This design comes from an exercise in tuning for small area and a short achievable clock period on the open sky130 flow, not from production work.
In this exercise RTL edits were held to simulation tests only and were not proved equivalent to the original.
Not every run is shown, and edits may drop behaviour that the tests do not exercise.

**flow/design.v**
```verilog
module base_ram #(
  parameter int unsigned Words = 32
) (
  input  logic        clk,
  input  logic        nrst,
  input  logic        we,
  input  logic        re,
  input  logic[7:0]   raddr1,
  input  logic[7:0]   raddr2,
  input  logic[7:0]   waddr,
  input  logic[31:0]  wdata,
  output logic[31:0]  rdataA,
  output logic[31:0]  rdataB
);
  localparam int unsigned AW = $clog2(Words);
  logic[31:0] mem [Words-1:0];  
  always_ff @(posedge clk) begin
    if (nrst && we)
      mem[waddr[AW-1:0]] <= wdata;
  end
  always_ff @(posedge clk, negedge nrst) begin
    if(!nrst) begin
      rdataA <= 'hdead_dead;
      rdataB <= 'hdead_dead;
    end
    else if (re) begin
      rdataA	<= mem[raddr1[AW-1:0]];
      rdataB	<= mem[raddr2[AW-1:0]];
    end
    else begin
      rdataA	<= rdataA;
      rdataB	<= rdataB;
    end
  end
endmodule
module tc_sram #(
  parameter int unsigned NumWords		= 128, 			 
  parameter int unsigned NumBanks		= 4,				 
  parameter int unsigned WordsPerBank	= NumWords/NumBanks,
  parameter int unsigned DataWidth    	= 32,  				 
  parameter int unsigned AddrWidth 	= 8
) (
  input  logic	clk,      									 
  input  logic  nrst,     									 
  input  logic  [NumBanks-1:0]re,
  input  logic  [NumBanks-1:0]we,
  input  logic[NumBanks-1:0][AddrWidth-1:0]waddr,    		 
  input  logic[NumBanks-1:0][AddrWidth-1:0]raddr1,
  input  logic[NumBanks-1:0][AddrWidth-1:0]raddr2,
  input  logic[NumBanks-1:0][DataWidth-1:0]wdata,    		 
  output logic[NumBanks-1:0][DataWidth-1:0]rdataA,   		 
  output logic[NumBanks-1:0][DataWidth-1:0]rdataB
);
  genvar i;
    generate
      for (i = 0; i < 4; i = i + 1) begin : MEM_Banks
          base_ram #(.Words(WordsPerBank)) BSRAM
          	(
              .clk(clk),
              .nrst(nrst),
              .we (we[i]),
              .re(re[i]),
              .raddr1(raddr1[i]),
              .raddr2(raddr2[i]),
              .waddr(waddr[i]),
              .wdata (wdata[i]),
              .rdataA(rdataA[i]),
              .rdataB(rdataB[i])
            );
      end
    endgenerate
endmodule
module sc_sram (
  input logic clk,
  input logic nrst,
  input logic we,
  input logic[4:0] addr,
  input logic[31:0] wdata,
  output logic[31:0] rdata
);
  logic[31:0] mem [31:0];  
  always_ff @(posedge clk) begin
    if (nrst && we)
      mem[addr] <= wdata;
  end
  always_ff @(posedge clk, negedge nrst) begin
    if(!nrst) begin
      rdata <= 32'd0;
    end
    else if (we == 1'b1) begin
      rdata	 <= rdata;
    end
    else begin
      rdata	<= mem[addr];
    end
  end
endmodule
module fifo_queue #(
  parameter int unsigned Depth = 16
) (
  input logic clk,
  input logic nrst,
  input logic write,
  input logic read,
  input logic[31:0] wdata,
  output logic[31:0] rdata,
  output logic full,
  output logic empty
 );
  localparam int unsigned PW = $clog2(Depth);
  logic[PW-1:0] fifo_cnt;
  logic[31:0] fifo_mem [Depth-1:0] ;  
  logic [PW-1:0] rd_ptr;
  logic [PW-1:0] wr_ptr;
  always_comb begin
    full = (fifo_cnt == Depth);
    empty = (fifo_cnt == 'd0);
  end
  always_ff @(posedge clk, negedge nrst) begin
    if(!nrst)
      fifo_cnt <= 'd0;
    else if(!full && write && !read)
      fifo_cnt <= fifo_cnt + 1'b1;
    else if(!empty && read && !write)
      fifo_cnt <= fifo_cnt - 1'b1;
    else
      fifo_cnt <= fifo_cnt;
  end
  always_ff @(posedge clk, negedge nrst) begin
    if(!nrst) begin
      for (int k = 0; k < Depth; k++)
        fifo_mem[k] <= '0;
    end
    else if (write)
      fifo_mem[wr_ptr] <= wdata;
  end
  always_ff @(posedge clk, negedge nrst) begin
    if(!nrst) begin
      rd_ptr <= 'd0;
      wr_ptr <= 'd0;
      rdata <= 'hdead;
    end
    else if(!read && write) begin
      wr_ptr <= wr_ptr + 1'b1;
    end
    else if(!write && read) begin
      rdata <= fifo_mem[rd_ptr];
      rd_ptr <= rd_ptr + 1'b1;
    end
    else if (read && write) begin
      rdata <= fifo_mem[rd_ptr];
      rd_ptr	<= rd_ptr + 1;
      wr_ptr	<= wr_ptr + 1;
    end
    else begin
      rd_ptr <= rd_ptr;
      wr_ptr <= wr_ptr;
      rdata <= 'hdead;
    end
  end
endmodule
module valu (
  input logic nrst,
  input logic valu_en,
  input logic[31:0] inA,
  input logic[31:0] inB,
  input logic[7:0] vrfb_addr,  
  input logic[8:0] op,
  output logic[31:0] out_res,
  output logic valid_out,
  output logic[7:0] vrfo_addr
  );
  always_comb begin
    if(!nrst)
      out_res = '0;
    else if(valu_en == 1'b1 && inA != 'hdead_dead && inB != 'hdead_dead) begin
      if( op == 9'h000 || op == 9'h004)
        out_res = inA + inB;
      else if(op == 9'h0B8 || op == 9'h0BC)
        out_res = inA * inB;
      else
        out_res = 'hdead_dead;
    end
    else
      out_res = 'hdead_dead;
  end
  assign vrfo_addr = vrfb_addr;
  assign valid_out = (!nrst || out_res == 'hdead_dead || valu_en == 1'b0) ? 1'b0 : 1'b1;
endmodule
  module arbiter (
  input logic clk,
  input logic nrst,
  input logic ld_req,
  input logic valu_req,
  output logic ld_gnt,
  output logic valu_gnt
);
  always_ff @(posedge clk, negedge nrst) begin
    if(!nrst) begin
      ld_gnt 	<= 'd0;
      valu_gnt	<= 'd0;
    end
    else begin
      if(ld_req == 1) begin
        valu_gnt	<= 'b0;
        ld_gnt		<= 'b1;
      end
      else if (valu_req == 1 && ld_req == 0) begin
        ld_gnt 		<= 'b0;
        valu_gnt	<= 'b1;
      end
      else begin
        valu_gnt	<= 'b0;
        ld_gnt		<= 'b0;
      end
    end
  end
endmodule
module sequencer (
  input logic clk,
  input logic nrst,
  output logic vseq_busy,  
  input logic[4:0] vs1,
  input logic[4:0] vs2,
  input logic[4:0] vd,
  input logic[2:0] lmul,
  input logic[2:0] vsew,
  input logic[31:0] vl,  
  input logic[15:0] var_dec_bits,  
  input logic[127:0] ld_data,  
  output logic[127:0] st_data,  
  input logic rw_done,  
  input logic w_done,  
  input logic s_done,  
  output logic[2:0] vid,
  input logic[4:0] s_addr,  
  input logic[31:0] s_inData,
  output logic[31:0] s_outData,
  input logic se  
);
  logic ldg;
  logic oqg;  
  assign vseq_busy = 1'b0;
  logic[3:0][7:0] vrf_addr1;  
  logic[3:0][7:0] vrf_addr2;
  logic[3:0][7:0] vrfd_addr;
  logic [3:0][31:0] inData;
  logic [3:0][31:0] outDataA;
  logic [3:0][31:0] outDataB;
  logic[3:0]vre;
  logic[3:0]vwe;
  logic lreq;
  logic oq_req;
  logic[31:0] srcA_ele;  
  logic[31:0] srcB_ele;
  logic[2:0]  vfu_id;
  logic[8:0]  valu_op;
  logic valu_start;  
  logic alu_dvalid;  
  logic[31:0] Vin_A;
  logic[31:0] Vin_B;
  logic[31:0] result;  
  logic oq_full;
  logic oq_empty;  
  logic[31:0] rq_out;  
  logic valid_out;  
  logic[31:0] valid_data;  
  logic [7:0] base_addr;
  logic [7:0] rbase_addr1;
  logic [7:0] rbase_addr2;
  logic [2:0] cnt;
  logic [2:0] w_cnt;  
  logic wb_rdy;
  logic wb_valid; 
  logic[7:0] wb_addr;
  logic[2:0] oq_cnt;
  localparam	IS0 = 4'd0,
  				IS1	= 4'd1,
  				IS2 = 4'd2,
  				IS3 = 4'd3,
  				IS4	= 4'd4;
  logic[3:0] INS;
  localparam	oq_IS0 = 4'd0,
  				oq_IS1 = 4'd1,
  				oq_IS2 = 4'd2,
  				oq_IS3 = 4'd3,
  				oq_IS4 = 4'd4;
  logic[3:0] oq_INS;
  assign valu_op = !nrst ? 9'd0 : var_dec_bits[15:7];  
  assign vid = !nrst ? 'd0 : vfu_id; 
  always_comb begin
    if(!nrst) begin
      base_addr = '0;
    end
    else begin
      case(vd) 
        5'd0 : begin
          base_addr = 7'd0;
        end
        5'd1 : begin
          base_addr = 7'd8;
        end
        5'd2 : begin
          base_addr = 7'd16;
        end
        5'd3 : begin
          base_addr = 7'd24;
        end
        default : begin
          base_addr = 7'd0;
        end
      endcase
    end
  end
  always_comb begin
    if(!nrst) begin
      rbase_addr1 = '0;
    end
    else begin
      case(vs1) 
        5'd0 : begin
          rbase_addr1 = 7'd0;
        end
        5'd1 : begin
          rbase_addr1 = 7'd8;
        end
        5'd2 : begin
          rbase_addr1 = 7'd16;
        end
        5'd3 : begin
          rbase_addr1 = 7'd24;
        end
        default : begin
          rbase_addr1 = '0;
        end
      endcase
    end
  end
  always_comb begin
    if(!nrst) begin
      rbase_addr2 = '0;
    end
    else begin
      case(vs2) 
        5'd0 : begin
          rbase_addr2 = 7'd0;
        end
        5'd1 : begin
          rbase_addr2 = 7'd8;
        end
        5'd2 : begin
          rbase_addr2 = 7'd16;
        end
        5'd3 : begin
          rbase_addr2 = 7'd24;
        end
        default : begin
          rbase_addr2 = '0;
        end
      endcase
    end
  end
  always_ff @(posedge clk, negedge nrst) begin
    if(!nrst)
      cnt <= 'd0;
    else if ((vfu_id[2] == 1) && INS == IS3) begin
      cnt <= cnt + 1;
    end
    else
      cnt <= cnt;
  end
  always_ff @(posedge clk, negedge nrst) begin
    if(!nrst)
      w_cnt <= 'd0;
    else if (vfu_id[0] == 1 && rw_done == 0 && ldg == 1)  
      w_cnt <= w_cnt + 1;
    else
      w_cnt <= 'd0;
  end
  always_ff @(posedge clk, negedge nrst) begin
    if(!nrst) begin
      vfu_id <= 3'b000;
      lreq <= 1'b0;
    end
    else if(var_dec_bits[6:0] == 7'b0000111) begin  
      vfu_id <= 3'b001; 
      lreq <= 1'b1;
    end
    else if (var_dec_bits[6:0] == 7'b0100111) begin
      vfu_id <= 3'b010;  
      lreq	 <= 1'b0;
    end
    else if (var_dec_bits[6:0] == 7'b1010111 && var_dec_bits[9:7] != 3'b111) begin
      vfu_id <= 3'b100;  
      lreq	 <= 1'b0;	
    end
    else begin
      vfu_id <= 3'b000;
      lreq <= 1'b0;
    end
  end
  assign valu_start = (vfu_id[2] == 1 && oq_full != 1);  
  always_ff @(posedge clk, negedge nrst) begin
    if(!nrst)
      wb_rdy <= 'b0;
    else if (oq_empty == 0)
      wb_rdy <= 'b1;
    else 
      wb_rdy <= 'b0;
  end
  always_ff @(posedge clk, negedge nrst) begin
    if(!nrst) begin
      wb_valid	<= 'b0;
      valid_data <= '0;
    end
    else if(oqg == 1 && wb_rdy == 1) begin
      wb_valid 	<= 'b1;
      valid_data <= rq_out;
    end
    else begin
      wb_valid	<= 'b0;
      valid_data <= '0;
    end
  end
  always_ff @(posedge clk, negedge nrst) begin
    if(!nrst)
      oq_req	<= 1'b0;
    else if(oq_empty != 1) 
      oq_req  <= 1'b1;
    else
      oq_req  <= 1'b0;
  end
    always_ff @(posedge clk, negedge nrst) begin
      if(!nrst) begin
        vwe			<= 'd0;
        vrfd_addr	<= 'd0;
        INS			<= IS0;
        oq_INS		<= oq_IS0;
        vre			<= 'd0;
        vrf_addr1	<= 'd0;
        vrf_addr2	<= 'd0;
        inData		<= '0;
        st_data		<= {4{32'hDEAD_DEAD}};
        Vin_A		<= 'hdead_dead;
        Vin_B		<= 'hdead_dead;
      end
      else if(vfu_id[0] == 1'b1 && ldg == 1) begin
        if(rw_done == 1) begin
          vwe 			<= 4'd0;
          vrfd_addr[0]	<= vrfd_addr[0];
          vrfd_addr[1]	<= vrfd_addr[1];
          vrfd_addr[2]	<= vrfd_addr[2];
          vrfd_addr[3]	<= vrfd_addr[3];
          inData[0]		<= 32'hDEAD_DEAD;
          inData[1]		<= 32'hDEAD_DEAD;
          inData[2]		<= 32'hDEAD_DEAD;
          inData[3]		<= 32'hDEAD_DEAD;
        end
        else begin
          vwe 			<= 4'hf;
          vrfd_addr[0]	<= base_addr + w_cnt;
          vrfd_addr[1]	<= base_addr + w_cnt;
          vrfd_addr[2]	<= base_addr + w_cnt;
          vrfd_addr[3]	<= base_addr + w_cnt;
          inData[0]		<= ld_data[31:0];
          inData[1]		<= ld_data[63:32];
          inData[2]		<= ld_data[95:64];
          inData[3]		<= ld_data[127:96];
        end
      end
      else if (vfu_id[1] == 1'b1) begin
        if(s_done == 1) begin
          vre 			<= 4'd0;
          vrf_addr1[0]	<= vrf_addr1[0];
          vrf_addr1[1]	<= vrf_addr1[1];
          vrf_addr1[2]	<= vrf_addr1[2];
          vrf_addr1[3]	<= vrf_addr1[3];
          st_data[31:0]		<= 32'hDEAD_DEAD;
          st_data[63:32]	<= 32'hDEAD_DEAD;
          st_data[95:64]	<= 32'hDEAD_DEAD;
          st_data[127:96]	<= 32'hDEAD_DEAD;
        end
        else begin
          vre 			<= 4'hf;
          vrf_addr1[0]	<= base_addr + w_cnt;
          vrf_addr1[1]	<= base_addr + w_cnt;
          vrf_addr1[2]	<= base_addr + w_cnt;
          vrf_addr1[3]	<= base_addr + w_cnt;
          st_data[31:0]		<= outDataA[0];
          st_data[63:32]	<= outDataA[1];
          st_data[95:64]	<= outDataA[2];
          st_data[127:96]	<= outDataA[3];
        end
      end
      else begin
        if(wb_valid == 1) begin
          case(oq_INS)
            oq_IS0	: begin
              vwe				<= 4'd1;
              vrfd_addr[0] 		<= wb_addr + oq_cnt;
              inData[0]	 		<= valid_data;
              oq_INS			<= oq_IS1;
            end
            oq_IS1	: begin
              vwe 				<= 4'd2;
              vrfd_addr[1]		<= wb_addr + oq_cnt;
              inData[1]			<= valid_data;
              oq_INS			<= oq_IS2;
            end
            oq_IS2	: begin
              vwe				<= 4'd4;
              vrfd_addr[2]		<= wb_addr + oq_cnt;
              inData[2]			<= valid_data;
              oq_INS			<= oq_IS3;
            end
            oq_IS3 	: begin
              vwe				<= 4'd8;
              vrfd_addr[3]		<= wb_addr + oq_cnt;
              inData[3]			<= valid_data;
              oq_INS			<= oq_IS0;
            end
          endcase
        end
        if(vfu_id[2] == 1'b1) begin
          case(INS)
            IS0	: begin
              vre				<= 4'd1;
              vrf_addr1[0] 	<= rbase_addr1 + cnt;
              Vin_A			<= outDataA[0];
              if(var_dec_bits[9] != 1) begin
                vrf_addr2[0] 	<= rbase_addr2 + cnt;
                Vin_B			<= outDataB[0];
              end
              else begin
                vrf_addr2[0]	<= '0;
                Vin_B			<= s_outData;
              end
              if(w_done == 0)
                INS				<= IS1;
              else begin
                INS			<= INS;
                vre			<= 'd0;
                vrf_addr1	<= '0;
                Vin_A		<= 'hdead_dead;
                Vin_B		<= 'hdead_dead;
              end
            end
            IS1	: begin
              vre				<= 4'd2;
              vrf_addr1[1] 	<= rbase_addr1 + cnt;
              Vin_A			<= outDataA[1];
              if(var_dec_bits[9] != 1) begin
                vrf_addr2[1] 	<= rbase_addr2 + cnt;
                Vin_B			<= outDataB[1];
              end
              else begin
                vrf_addr2[1]	<= '0;
                Vin_B			<= s_outData;
              end
              INS				<= IS2;
            end
            IS2	: begin
              vre				<= 4'd4;
              vrf_addr1[2] 	<= rbase_addr1 + cnt;
              Vin_A			<= outDataA[2];
              if(var_dec_bits[9] != 1) begin
                vrf_addr2[2] 	<= rbase_addr2 + cnt;
                Vin_B			<= outDataB[2];
              end
              else begin
                vrf_addr2[2]	<= '0;
                Vin_B			<= s_outData;
              end
              INS				<= IS3;
            end
            IS3 	: begin
              vre				<= 4'd8;
              vrf_addr1[3] 	<= rbase_addr1 + cnt;
              Vin_A			<= outDataA[3];
              if(var_dec_bits[9] != 1) begin
                vrf_addr2[3] 	<= rbase_addr2 + cnt;
                Vin_B			<= outDataB[3];
              end
              else begin
                vrf_addr2[3]	<= '0;
                Vin_B			<= s_outData;
              end
              INS				<= IS0;
           end
          endcase
        end
      end
    end
  always_ff @(posedge clk, negedge nrst) begin
    if(!nrst)
      oq_cnt <= 'd0;
    else if (wb_valid == 1 && oq_INS == oq_IS3) begin
      oq_cnt <= oq_cnt + 1;
    end
    else
      oq_cnt <= oq_cnt;
  end
    tc_sram #(
    .NumWords('d128),  
    .NumBanks('d4),	    
    .WordsPerBank('d32),  
    .DataWidth('d32),   
    .AddrWidth('d8)  
  )
  sram_dut0(
    .clk(clk),       
    .nrst(nrst),      
    .re(vre),
    .we(vwe),
    .waddr(vrfd_addr),     
    .raddr1(vrf_addr1),
    .raddr2(vrf_addr2),
    .wdata(inData),     
    .rdataA(outDataA),
    .rdataB(outDataB)
  );
  sc_sram scalar_RF(
    .clk(clk),
    .nrst(nrst),
    .we(se),
    .addr(s_addr),
    .wdata(s_inData),
    .rdata(s_outData)
  );
  valu v_alu(
    .nrst(nrst),
    .valu_en(valu_start),
    .inA(Vin_A),
    .inB(Vin_B),
    .vrfb_addr(base_addr),
    .op(valu_op),
    .out_res(result),
    .valid_out(alu_dvalid),
    .vrfo_addr(wb_addr)
  );
  fifo_queue #(.Depth(16)) fq_out (
    .clk(clk),
    .nrst(nrst),
    .write(alu_dvalid),  
    .read(wb_rdy),    
    .rdata(rq_out),
    .wdata(result),
    .full(oq_full),
    .empty(oq_empty)
  );
  arbiter arb_dut(
    .clk(clk),
    .nrst(nrst),
    .ld_req(lreq),
    .valu_req(oq_req),
    .ld_gnt(ldg),
    .valu_gnt(oqg)
  );
endmodule  
```
**flow/run.sh**
```bash
#!/bin/bash
# synth_recipe.tcl (not shown) runs the flow's synth.tcl, then flattens the netlist and writes it again
# the make line also repeats each setting of config.mk as NAME=value (left out here)
make -C /OpenROAD-flow-scripts/flow DESIGN_CONFIG=/design/flow/config.mk WORK_HOME=/design/flow/orfs CLKGATE_MAP_FILE= SYNTH_SCRIPT=/design/flow/synth_recipe.tcl finish
```
**flow/config.mk**
```make
export PLATFORM = sky130hd
export DESIGN_NAME = sequencer
export DESIGN_NICKNAME = sequencer
export VERILOG_FILES = /design/flow/design.v
export SDC_FILE = /design/flow/constraint.sdc
export NUM_CORES = 4
export LEC_CHECK = 0
export CAP_MARGIN = 20
export CORE_MARGIN = 2
export CORE_UTILIZATION = 40
export PLACE_DENSITY = 0.6
export SLEW_MARGIN = 20
```
**flow/constraint.sdc**
```tcl
create_clock -name core_clock -period 15.0 [get_ports {clk}]
set_input_delay 3.0000 -clock core_clock [delete_from_list [all_inputs] [get_ports {clk}]]
set_output_delay 3.0000 -clock core_clock [all_outputs]
set_load 0.01 [all_outputs]
```
Fig. 1: run 1, routing congestion
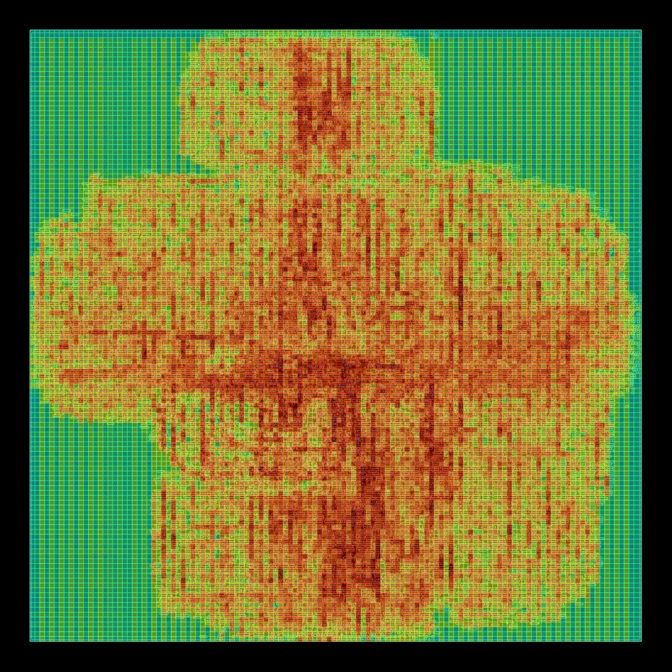
post-layout util: 0.455
Top Usage Layer GRT: met2

Fig. 2: run 1, metal layers overlaid
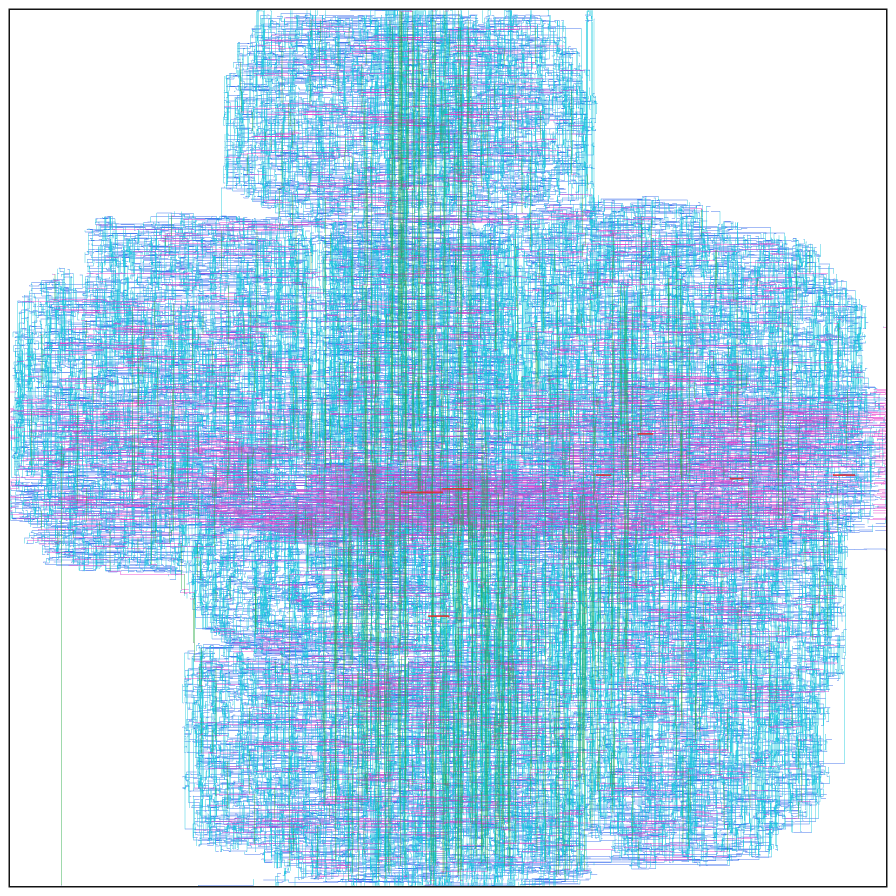
colour	layer	wire length
red	M5	146 µm
magenta	M3	112 mm
cyan	M2	453 mm
green	M4	60.1 mm
blue	M1	382 mm

Fig. 3: run 1, the whole layout, all layers
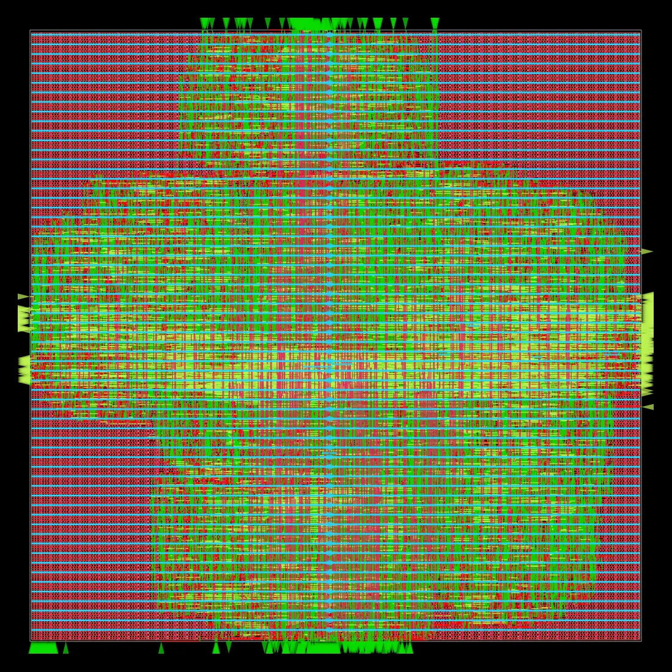
io pins: 404
Rows: 316

==> notes.md, run 1 <==
- Status: timing/DRC/antenna clean
- Global Route met3 Usage: 0.0776
- Worst skew pair latency: around 1200 ps
- Drt wl/cell: 37.5 µm
- Met2 wire length: 453000 µm
- Final setup TNS: 0 ps
- Max cap viols: 0
- Crit. path cell count: 24
- R2R Path End: fq_out.fifo_mem[3][0]
- M1 GR Usage: 0.351
- R2R setup slack: around 4000 ps
- Commonest non-fill, non-tap cells in the layout: edfxtp_1 (5120), mux4_2 (2820), dfrtp_1 (897)
- Largest family of logic cells by synthesized area: multiplexers
- Seq area share: 0.554
- Via count: 171000
- Crit start category: register
- CP startpoint: Vin_B[10]
- Crit path largest cell delay: 1090 ps
- CTS tree: done
- Worst path cell trace: ha_1 -> inv_1 -> fa_1 -> fa_1 -> fa_1 -> fa_1 -> fa_1 -> fa_1 -> fa_1 -> fa_1 -> inv_1 -> ha_1 -> nand3_1 -> or4_1 -> o21ai_1 -> o21ai_0 -> xor2_1 -> a221oi_1 -> and4b_1 -> a41oi_4 -> buf_4 -> and4bb_2 -> buf_4 -> mux2_2
- GRT overflow: 0
- Final-layout clock-cell area share: 0.0673
- First-pass GRT wire length: around 1400000 µm
- Reg2Reg Launch Point: Vin_B[10]
- Post-synthesis cell type count: 103
- Non-clock buffers: 835
- RSZ-0062 raised after global routing: no
- Top post-synthesis cells by area: edfxtp_1 (52%), mux4_2 (21%), dfrtp_1 (8.1%), dfstp_2 (2.8%), fa_1 (2.8%)
- Final WL: 1010000 µm
- Worst setup margin: between 4000 and 5000 ps
- Initial antenna violation count: between 90 and 100
- Finished Cell Area: between 0.3 and 0.4 mm²
- # DRC: 0
- Seq. cell area: 0.186 mm²
- FF+latch count, synth: 6404
- Period utilization: 0.732
- Ratio of cells with drive above 1 in the final layout: 0.316
- CTS Buf Count: 677
- Area of the die: about 0.75 mm²
- Leading cell kind: sequential cells
- Asr flop ratio synth: 0.200
- Synth top area share: 0.517
- WP buf/inv: 4
- Hold_buf cts: 0
- DRT met1 WL: 382000 µm
- Met3 wire len: 112000 µm
- Fill count: 62600
- Most numerous cell in the Yosys netlist: edfxtp_1
- Num sequential: roughly 6400
- # Taps: 9858
- Most common cell after layout, fill and taps aside: edfxtp_1
- Post-synthesis simple-gate area fraction: 0.0298
- YS warnings: 7
- Final HPWL from detailed placement: 611000 µm
- CP max FO: 32
- Clkbuf count: 948
- Fin Clk Skew: 101 ps
- Non-clk invs: 386
- Final count of hold timing violations: 0
- Mux cell area share after synthesis: 0.246
- CP endpoint kind: register
- Fmax: a little over 90 MHz
- Core area: ~0.74 mm²
- Critical-path top delay cell: dfstp_2
- Antenna diodes: 102
- Reg clk slew, reported paths: approximately 60 ps
- DR top layer: met5
- Synth Area in Adders: 0.0350
- Largest net degree at the start of global routing: between 150 and 200
- Clock sink count: 6404
- Actual slew at the worst max-slew pin: 1340 ps
- Root Driver: clkbuf_16
- Area grow syn2layout: 13.2%
- Cell Area, Placed: between 0.3 and 0.4 mm²
- Comb_multi_in: 8016
- Clock buffer depth: 4
- Critical path's top delay family: adder cells
- ANT nets after route: 0
- WP data required: 16020 ps
- Seq/Total Area, Yosys: 0.626
- Drt pass-1 iters: 10
- Final min period: 10990 ps
- Hold crit path type: register to register
- Worst hold slack: 445 ps
- Initial Util: 0.402
- Post-cts sizing count: 0
- Critical path class: register to register
- Syn nets: about 17000
- Vias per cell: 6.36
- Final setup violation count: 0
- Reg2reg path depth: 24
- Setup repair bufs after CTS: 0
- Max reg flops: 4096
==> run 2: too many edits to list; what changed since run 1 <==
flow/design.v: 659 -> 1195 lines; modules unchanged: 0
  mul_tree: new, 946 lines
  sequencer: edited, 441 -> 249 lines
  removed: base_ram, tc_sram, sc_sram, fifo_queue, valu, arbiter
==> module sequencer as of run 2 <==
module sequencer (
  input  logic         clk,
  input  logic         nrst,
  output logic         vseq_busy,
  input  logic [4:0]   vs1,
  input  logic [4:0]   vs2,
  input  logic [4:0]   vd,
  input  logic [2:0]   lmul,
  input  logic [2:0]   vsew,
  input  logic [31:0]  vl,
  input  logic [15:0]  var_dec_bits,
  input  logic [127:0] ld_data,
  output logic [127:0] st_data,
  input  logic         rw_done,
  input  logic         w_done,
  input  logic         s_done,
  output logic [2:0]   vid,
  input  logic [4:0]   s_addr,
  input  logic [31:0]  s_inData,
  output logic [31:0]  s_outData,
  input  logic         se
);
  localparam logic [31:0] DD   = 32'hDEAD_DEAD;
  localparam logic [31:0] QDEF = 32'h0000_DEAD;
  assign vseq_busy = 1'b0;
  logic [1:0] vd_i, vs1_i, vs2_i;
  assign vd_i  = (vd[4:2]  == 3'd0) ? vd[1:0]  : 2'd0;
  assign vs1_i = (vs1[4:2] == 3'd0) ? vs1[1:0] : 2'd0;
  assign vs2_i = (vs2[4:2] == 3'd0) ? vs2[1:0] : 2'd0;
  logic [2:0] vfu_id;
  logic       ldg, oqg;
  logic [2:0] cnt, w_cnt, oq_cnt;
  logic [1:0] INS, oq_INS;
  logic       wb_rdy, wb_valid;
  logic [31:0] valid_data;
  logic       q_empty;           
  logic [31:0] rq_out;           
  always_ff @(posedge clk, negedge nrst) begin
    if (!nrst) begin
      vfu_id <= 3'b000;
    end else if (var_dec_bits[6:0] == 7'b0000111) begin
      vfu_id <= 3'b001;
    end else if (var_dec_bits[6:0] == 7'b0100111) begin
      vfu_id <= 3'b010;
    end else if (var_dec_bits[6:0] == 7'b1010111 && var_dec_bits[9:7] != 3'b111) begin
      vfu_id <= 3'b100;
    end else begin
      vfu_id <= 3'b000;
    end
  end
  assign vid = vfu_id;
  always_ff @(posedge clk, negedge nrst) begin
    if (!nrst) begin
      ldg <= 1'b0;
      oqg <= 1'b0;
    end else begin
      ldg <= vfu_id[0];
      oqg <= !vfu_id[0] && wb_rdy;
    end
  end
  always_ff @(posedge clk, negedge nrst) begin
    if (!nrst) begin
      cnt        <= 3'd0;
      w_cnt      <= 3'd0;
      oq_cnt     <= 3'd0;
      wb_rdy     <= 1'b0;
      wb_valid   <= 1'b0;
      valid_data <= 32'd0;
    end else begin
      if (vfu_id[2] && INS == 2'd3)
        cnt <= cnt + 3'd1;
      w_cnt <= (vfu_id[0] && !rw_done && ldg) ? w_cnt + 3'd1 : 3'd0;
      if (wb_valid && oq_INS == 2'd3)
        oq_cnt <= oq_cnt + 3'd1;
      wb_rdy     <= !q_empty;
      wb_valid   <= oqg && wb_rdy;
      valid_data <= (oqg && wb_rdy) ? rq_out : 32'd0;
    end
  end
  logic [3:0]       vwe, vre;
  logic [3:0][4:0]  vrfd_addr, vrf_addr1, vrf_addr2;
  logic [3:0][31:0] inData, outDataA, outDataB;
  logic [31:0]      Vin_A, Vin_B;
  always_ff @(posedge clk, negedge nrst) begin
    if (!nrst) begin
      vwe       <= 4'd0;
      vrfd_addr <= '0;
      INS       <= 2'd0;
      oq_INS    <= 2'd0;
      vre       <= 4'd0;
      vrf_addr1 <= '0;
      vrf_addr2 <= '0;
      inData    <= '0;
      st_data   <= {4{DD}};
      Vin_A     <= DD;
      Vin_B     <= DD;
    end else if (vfu_id[0] && ldg) begin
      if (rw_done) begin
        vwe    <= 4'd0;
        inData <= {4{DD}};
      end else begin
        vwe <= 4'hf;
        for (int b = 0; b < 4; b++) begin
          vrfd_addr[b] <= {vd_i, w_cnt};
          inData[b]    <= ld_data[32*b +: 32];
        end
      end
    end else if (vfu_id[1]) begin
      if (s_done) begin
        vre     <= 4'd0;
        st_data <= {4{DD}};
      end else begin
        vre <= 4'hf;
        for (int b = 0; b < 4; b++)
          vrf_addr1[b] <= {vd_i, w_cnt};
        st_data <= outDataA;
      end
    end else begin
      if (wb_valid) begin
        vwe               <= 4'd1 << oq_INS;
        vrfd_addr[oq_INS] <= {vd_i, oq_cnt};
        inData[oq_INS]    <= valid_data;
        oq_INS            <= oq_INS + 2'd1;
      end
      if (vfu_id[2]) begin
        vre            <= 4'd1 << INS;
        vrf_addr1[INS] <= {vs1_i, cnt};
        Vin_A          <= outDataA[INS];
        if (!var_dec_bits[9]) begin
          vrf_addr2[INS] <= {vs2_i, cnt};
          Vin_B          <= outDataB[INS];
        end else begin
          vrf_addr2[INS] <= 5'd0;
          Vin_B          <= s_outData;
        end
        if (INS == 2'd0 && w_done) begin
          vre       <= 4'd0;
          vrf_addr1 <= '0;
          Vin_A     <= DD;
          Vin_B     <= DD;
        end else begin
          INS <= INS + 2'd1;
        end
      end
    end
  end
  logic [31:0] vmem [4][32];
  always_ff @(posedge clk) begin
    for (int b = 0; b < 4; b++)
      if (vwe[b])
        vmem[b][vrfd_addr[b]] <= inData[b];
  end
  always_ff @(posedge clk, negedge nrst) begin
    if (!nrst) begin
      outDataA <= {4{DD}};
      outDataB <= {4{DD}};
    end else begin
      for (int b = 0; b < 4; b++)
        if (vre[b]) begin
          outDataA[b] <= vmem[b][vrf_addr1[b]];
          outDataB[b] <= vmem[b][vrf_addr2[b]];
        end
    end
  end
  logic [31:0] smem [32];
  always_ff @(posedge clk) begin
    if (nrst && se)
      smem[s_addr] <= s_inData;
  end
  always_ff @(posedge clk, negedge nrst) begin
    if (!nrst)
      s_outData <= 32'd0;
    else if (!se)
      s_outData <= smem[s_addr];
  end
  logic [3:0][31:0] mrows;
  mul_tree u_mul (.a(Vin_A), .b(Vin_B), .rows(mrows));
  logic [8:0] op;
  logic       op_add, op_mul, pv_d;
  assign op     = var_dec_bits[15:7];
  assign op_add = (op == 9'h000) || (op == 9'h004);
  assign op_mul = (op == 9'h0B8) || (op == 9'h0BC);
  assign pv_d   = vfu_id[2] && (Vin_A != DD) && (Vin_B != DD) && (op_add || op_mul);
  logic             pv;    
  logic [3:0][31:0] pr;    
  always_ff @(posedge clk, negedge nrst) begin
    if (!nrst)
      pv <= 1'b0;
    else
      pv <= pv_d;
  end
  always_ff @(posedge clk) begin
    pr[0] <= op[3] ? mrows[0] : Vin_A;
    pr[1] <= op[3] ? mrows[1] : Vin_B;
    pr[2] <= op[3] ? mrows[2] : 32'd0;
    pr[3] <= op[3] ? mrows[3] : 32'd0;
  end
  logic [31:0] s1, c1, s2, c2, res;
  logic        res_dd, qw;
  assign s1 = pr[0] ^ pr[1] ^ pr[2];
  assign c1 = {((pr[0] & pr[1]) | (pr[0] & pr[2]) | (pr[1] & pr[2])), 1'b0};
  assign s2 = s1 ^ pr[3] ^ c1;
  assign c2 = {((s1 & pr[3]) | (s1 & c1) | (pr[3] & c1)), 1'b0};
  assign res = s2 + c2;
  assign res_dd = ((s2 ^ c2 ^ DD) == {((s2 & c2) | ((s2 | c2) & ~DD)), 1'b0});
  assign qw = pv && !res_dd;
  logic [3:0]  q_cnt;       
  logic [3:0]  q_wp;        
  logic [3:0]  q_rp;        
  logic        q_rd;        
  logic [31:0] q_rdata;     
  logic [31:0] qmem [16];
  logic [15:0] qv;          
  logic [3:0]  q_cnt_a;
  logic [31:0] q_rdval;
  always_comb begin
    if (qw && !q_rd)
      q_cnt_a = q_cnt + 4'd1;
    else if (q_rd && !qw && q_cnt != 4'd0)
      q_cnt_a = q_cnt - 4'd1;
    else
      q_cnt_a = q_cnt;
  end
  assign q_empty = (q_cnt_a == 4'd0);
  assign rq_out  = (!q_rd && !qw) ? QDEF : q_rdata;
  assign q_rdval = (qw && q_wp == q_rp) ? res : (qv[q_rp] ? qmem[q_rp] : 32'd0);
  always_ff @(posedge clk, negedge nrst) begin
    if (!nrst) begin
      q_cnt   <= 4'd0;
      q_wp    <= 4'd0;
      q_rp    <= 4'd0;
      q_rd    <= 1'b0;
      q_rdata <= QDEF;
      qv      <= 16'd0;
    end else begin
      q_cnt   <= q_cnt_a;
      q_wp    <= q_wp + {3'd0, qw};
      q_rp    <= q_rp + {3'd0, wb_rdy};
      q_rd    <= wb_rdy;
      q_rdata <= wb_rdy ? q_rdval : rq_out;
      if (qw)
        qv[q_wp] <= 1'b1;
    end
  end
  always_ff @(posedge clk) begin
    if (qw)
      qmem[q_wp] <= res;
  end
endmodule
Fig. 4: run 2, metal layers overlaid
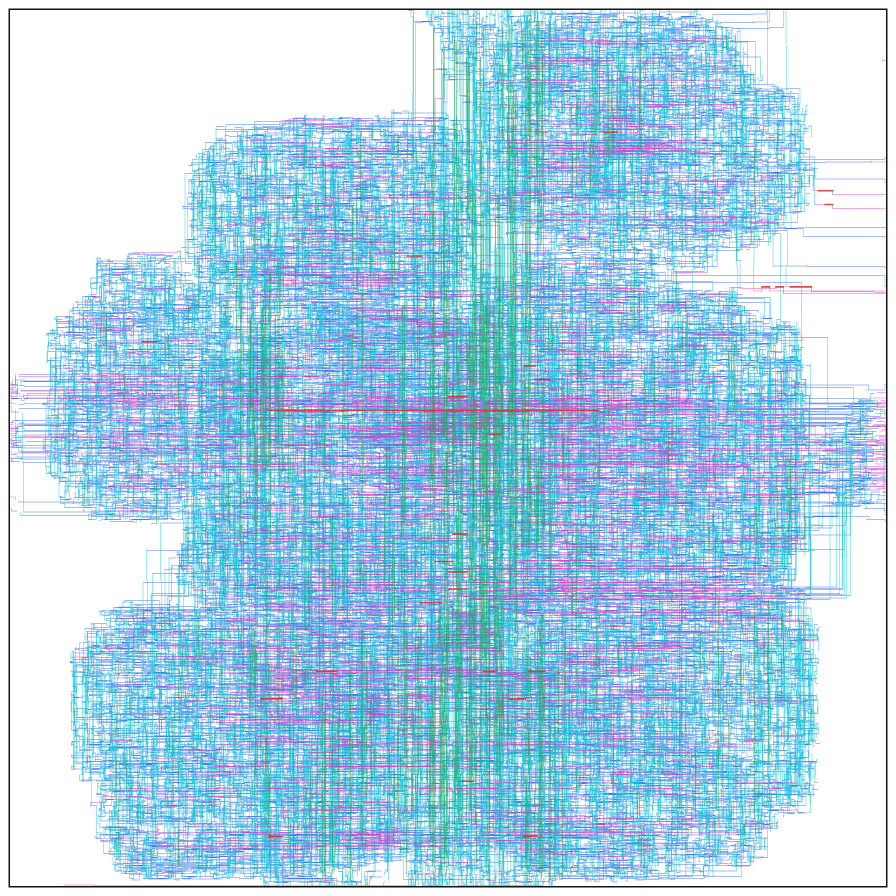
final WL: 1010000 µm
drt wl/cell: 38.0 µm

==> run 2 against run 1 <==
Setup slack gained 4600 ps. Die area increased by 0.26%. Area after synthesis increased by 0.27%. Final cell count down 1.7%. Core utilization about the same. Wire length is 0.29% lower. Critical path depth decreased by 14. Highest routed layer unchanged.
==> notes.md, run 2 <==
- # Taps: 9889 (was 9858)
- Seq/Total Area, Yosys: 0.643 (was 0.626)
- Largest net degree at the start of global routing: 149 (was 175)
- FF+latch count, synth: 6545 (was 6404)
- Commonest non-fill, non-tap cells in the layout: edfxtp_1 (5632), mux4_2 (3053), clkbuf_16 (698) (was edfxtp_1 (5120), mux4_2 (2820), dfrtp_1 (897))
- Critical-path top delay cell: buf_4 (was dfstp_2)
- Most numerous cell in the Yosys netlist: edfxtp_1 (unchanged)
- Io pins: 404 (unchanged)
- Top post-synthesis cells by area: edfxtp_1 (57%), mux4_2 (23%), dfrtp_1 (4.0%), fa_1 (2.9%), dfstp_2 (2.8%) (was edfxtp_1 (52%), mux4_2 (21%), dfrtp_1 (8.1%), dfstp_2 (2.8%), fa_1 (2.8%))
- Top Usage Layer GRT: met2 (unchanged)
- Final setup violation count: 0 (unchanged)
- Max reg flops: 4096 (unchanged)
- Met2 wire length: 454000 µm (was 453000 µm)
- Actual slew at the worst max-slew pin: 1290 ps (was 1340 ps)
- Cell Area, Placed: 0.315 mm² (was 0.314 mm²)
- M1 GR Usage: 0.354 (was 0.351)
- Post-cts sizing count: 0 (unchanged)
- Max cap viols: 0 (unchanged)
- Final setup TNS: 0 ps (unchanged)
- Area grow syn2layout: 13.5% (was 13.2%)
- Reg2reg path depth: 11 (was 24)
- Worst path arrival time: 7390 ps (was 12010 ps)
- Clock buffer depth: 4 (unchanged)
- DR top layer: met5 (unchanged)
- Finished Cell Area: 0.338 mm² (was 0.337 mm²)
- Num sequential: 6545 (was 6404)
- Initial Util: 0.401 (was 0.402)
- Non-clock buffers: 833 (was 835)
- Reg2Reg Launch Point: pr[3] (was Vin_B[10])
- Post-layout util: 0.455 (about the same)
- Mux cell area share after synthesis: 0.245 (was 0.246)
- Setup repair bufs after CTS: 0 (unchanged)
- Asr flop ratio synth: 0.121 (was 0.200)
- # DRC: 0 (unchanged)
- Ratio of cells with drive above 1 in the final layout: 0.325 (was 0.316)
- Hold_buf cts: 0 (unchanged)
- R2R Path End: qmem[2][17] (was fq_out.fifo_mem[3][0])
- Drt pass-1 iters: 8 (was 10)
- Final-layout clock-cell area share: 0.0672 (was 0.0673)
- Global Route met3 Usage: 0.0708 (was 0.0776)
- Comb_multi_in: 7243 (was 8016)
- Clock sink count: 6545 (was 6404)
- Final min period: 6370 ps (was 10990 ps)
- Period utilization: 0.425 (was 0.732)
- Hold crit path type: register to register (unchanged)
- Synth top area share: 0.567 (was 0.517)
- Rows: 317 (was 316)
- Most common cell after layout, fill and taps aside: edfxtp_1 (unchanged)
- Root Driver: clkbuf_16 (unchanged)
- Fmax: 157 MHz (was 91.0 MHz)
- Syn nets: 16200 (was 16900)
- CTS tree: done (unchanged)
- Seq. cell area: 0.192 mm² (was 0.186 mm²)
- Crit. path cell count: 10 (was 24)
- DRT met1 WL: 378000 µm (was 382000 µm)
- Worst skew pair latency: 1200 ps (was 1190 ps)
- R2R setup slack: 9310 ps (was 4010 ps)
- Area of the die: 0.753 mm² (was 0.751 mm²)
- GRT overflow: 0 (unchanged)
- Post-synthesis simple-gate area fraction: 0.0322 (was 0.0298)
- WP data required: 16020 ps (about the same)
- CP endpoint kind: register (unchanged)
- Antenna diodes: 112 (was 102)
- Initial antenna violation count: 147 (was 97)
- Core area: 0.744 mm² (was 0.741 mm²)
- ANT nets after route: 0 (unchanged)
- Fin Clk Skew: 110 ps (was 101 ps)
- Number of global-route vias before repair: 165000 (was 169000)
- Largest family of logic cells by synthesized area: multiplexers (unchanged)
- Final count of hold timing violations: 0 (unchanged)
- Worst hold slack: 455 ps (was 445 ps)
- Post-Synth XOR/XNOR Area: 0.00332 (was 0.00371)
- YS warnings: 1 (was 7)
- Hold depth: 1 (unchanged)
- Final HPWL from detailed placement: 609000 µm (was 611000 µm)
- Worst setup margin: 8630 ps (was 4010 ps)
- CP startpoint: s_addr[0] (was Vin_B[10])
- CTS Buf Count: 692 (was 677)
- Status: timing/DRC/antenna clean (unchanged)
- Met3 wire len: 112000 µm (about the same)
- WP buf/inv: 4 (unchanged)
- Leading cell kind: sequential cells (unchanged)
- Critical path's top delay family: buffers and inverters (was adder cells)
- Clkbuf count: 942 (was 948)
- Fill count: 62900 (was 62600)
- Post-synthesis cell type count: 79 (was 103)
- Non-clk invs: 516 (was 386)
- Via count: 167000 (was 171000)
- RSZ-0062 raised after global routing: no (unchanged)
- Crit start category: input pin (was register)
- Crit path largest cell delay: 770 ps (was 1090 ps)
- First-pass GRT wire length: 1370000 µm (was 1380000 µm)
- CP max FO: 45 (was 32)
- Vias per cell: 6.32 (was 6.36)
- DIE HEIGHT: 867 µm (was 866 µm)
- Seq area share: 0.567 (was 0.554)
Fig. 5: run 2, routed metal per tile
22 x 22 tiles, from black (low) to pale yellow (high), scaled to the fullest tile. Values are wire area over tile area, all layers added.
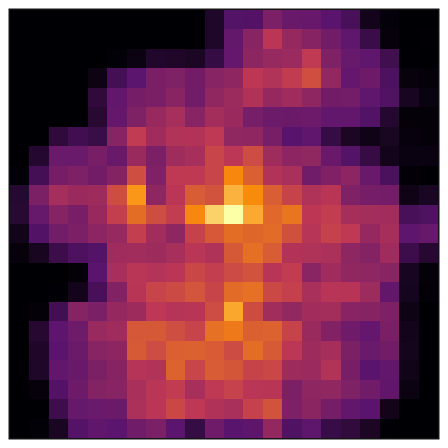
emptiest ninth of the die	upper left
densest ninth of the die	centre
mean over tiles	0.23

-- afterwards: timing with drivers on the ports --
The results above use ideal ports. As a check the final layouts listed here were re-extracted and re-timed, cells and wires unchanged. Step 1, drivers: a clkbuf_16 drives clk and a buf_2 each remaining input, both assumed. Step 2 also shifts input and output timing later by t, the mid clock arrival at the registers, as if the neighbouring blocks saw the same clock. a / b / c = ideal / step 1 / step 2; a / b = the first two.
run | t, ns | slack for setup (ns) | worst setup path after step 2 | latest minus earliest clock arrival (ns) | worst data-port slew with drivers (ns)
run 1 | 1.282 | 4.013 / 4.013 / 4.013 | register to register | 0.102 / 0.101 | 0.36
run 2 | 1.277 | 8.628 / 8.705 / 7.428 | input to register | 0.123 / 0.123 | 0.35
After both steps setup and hold are still met in every run listed. For run 2, which loses most, drivers alone change the setup slack by +0.077 ns; drivers and shift together by -1.200 ns.
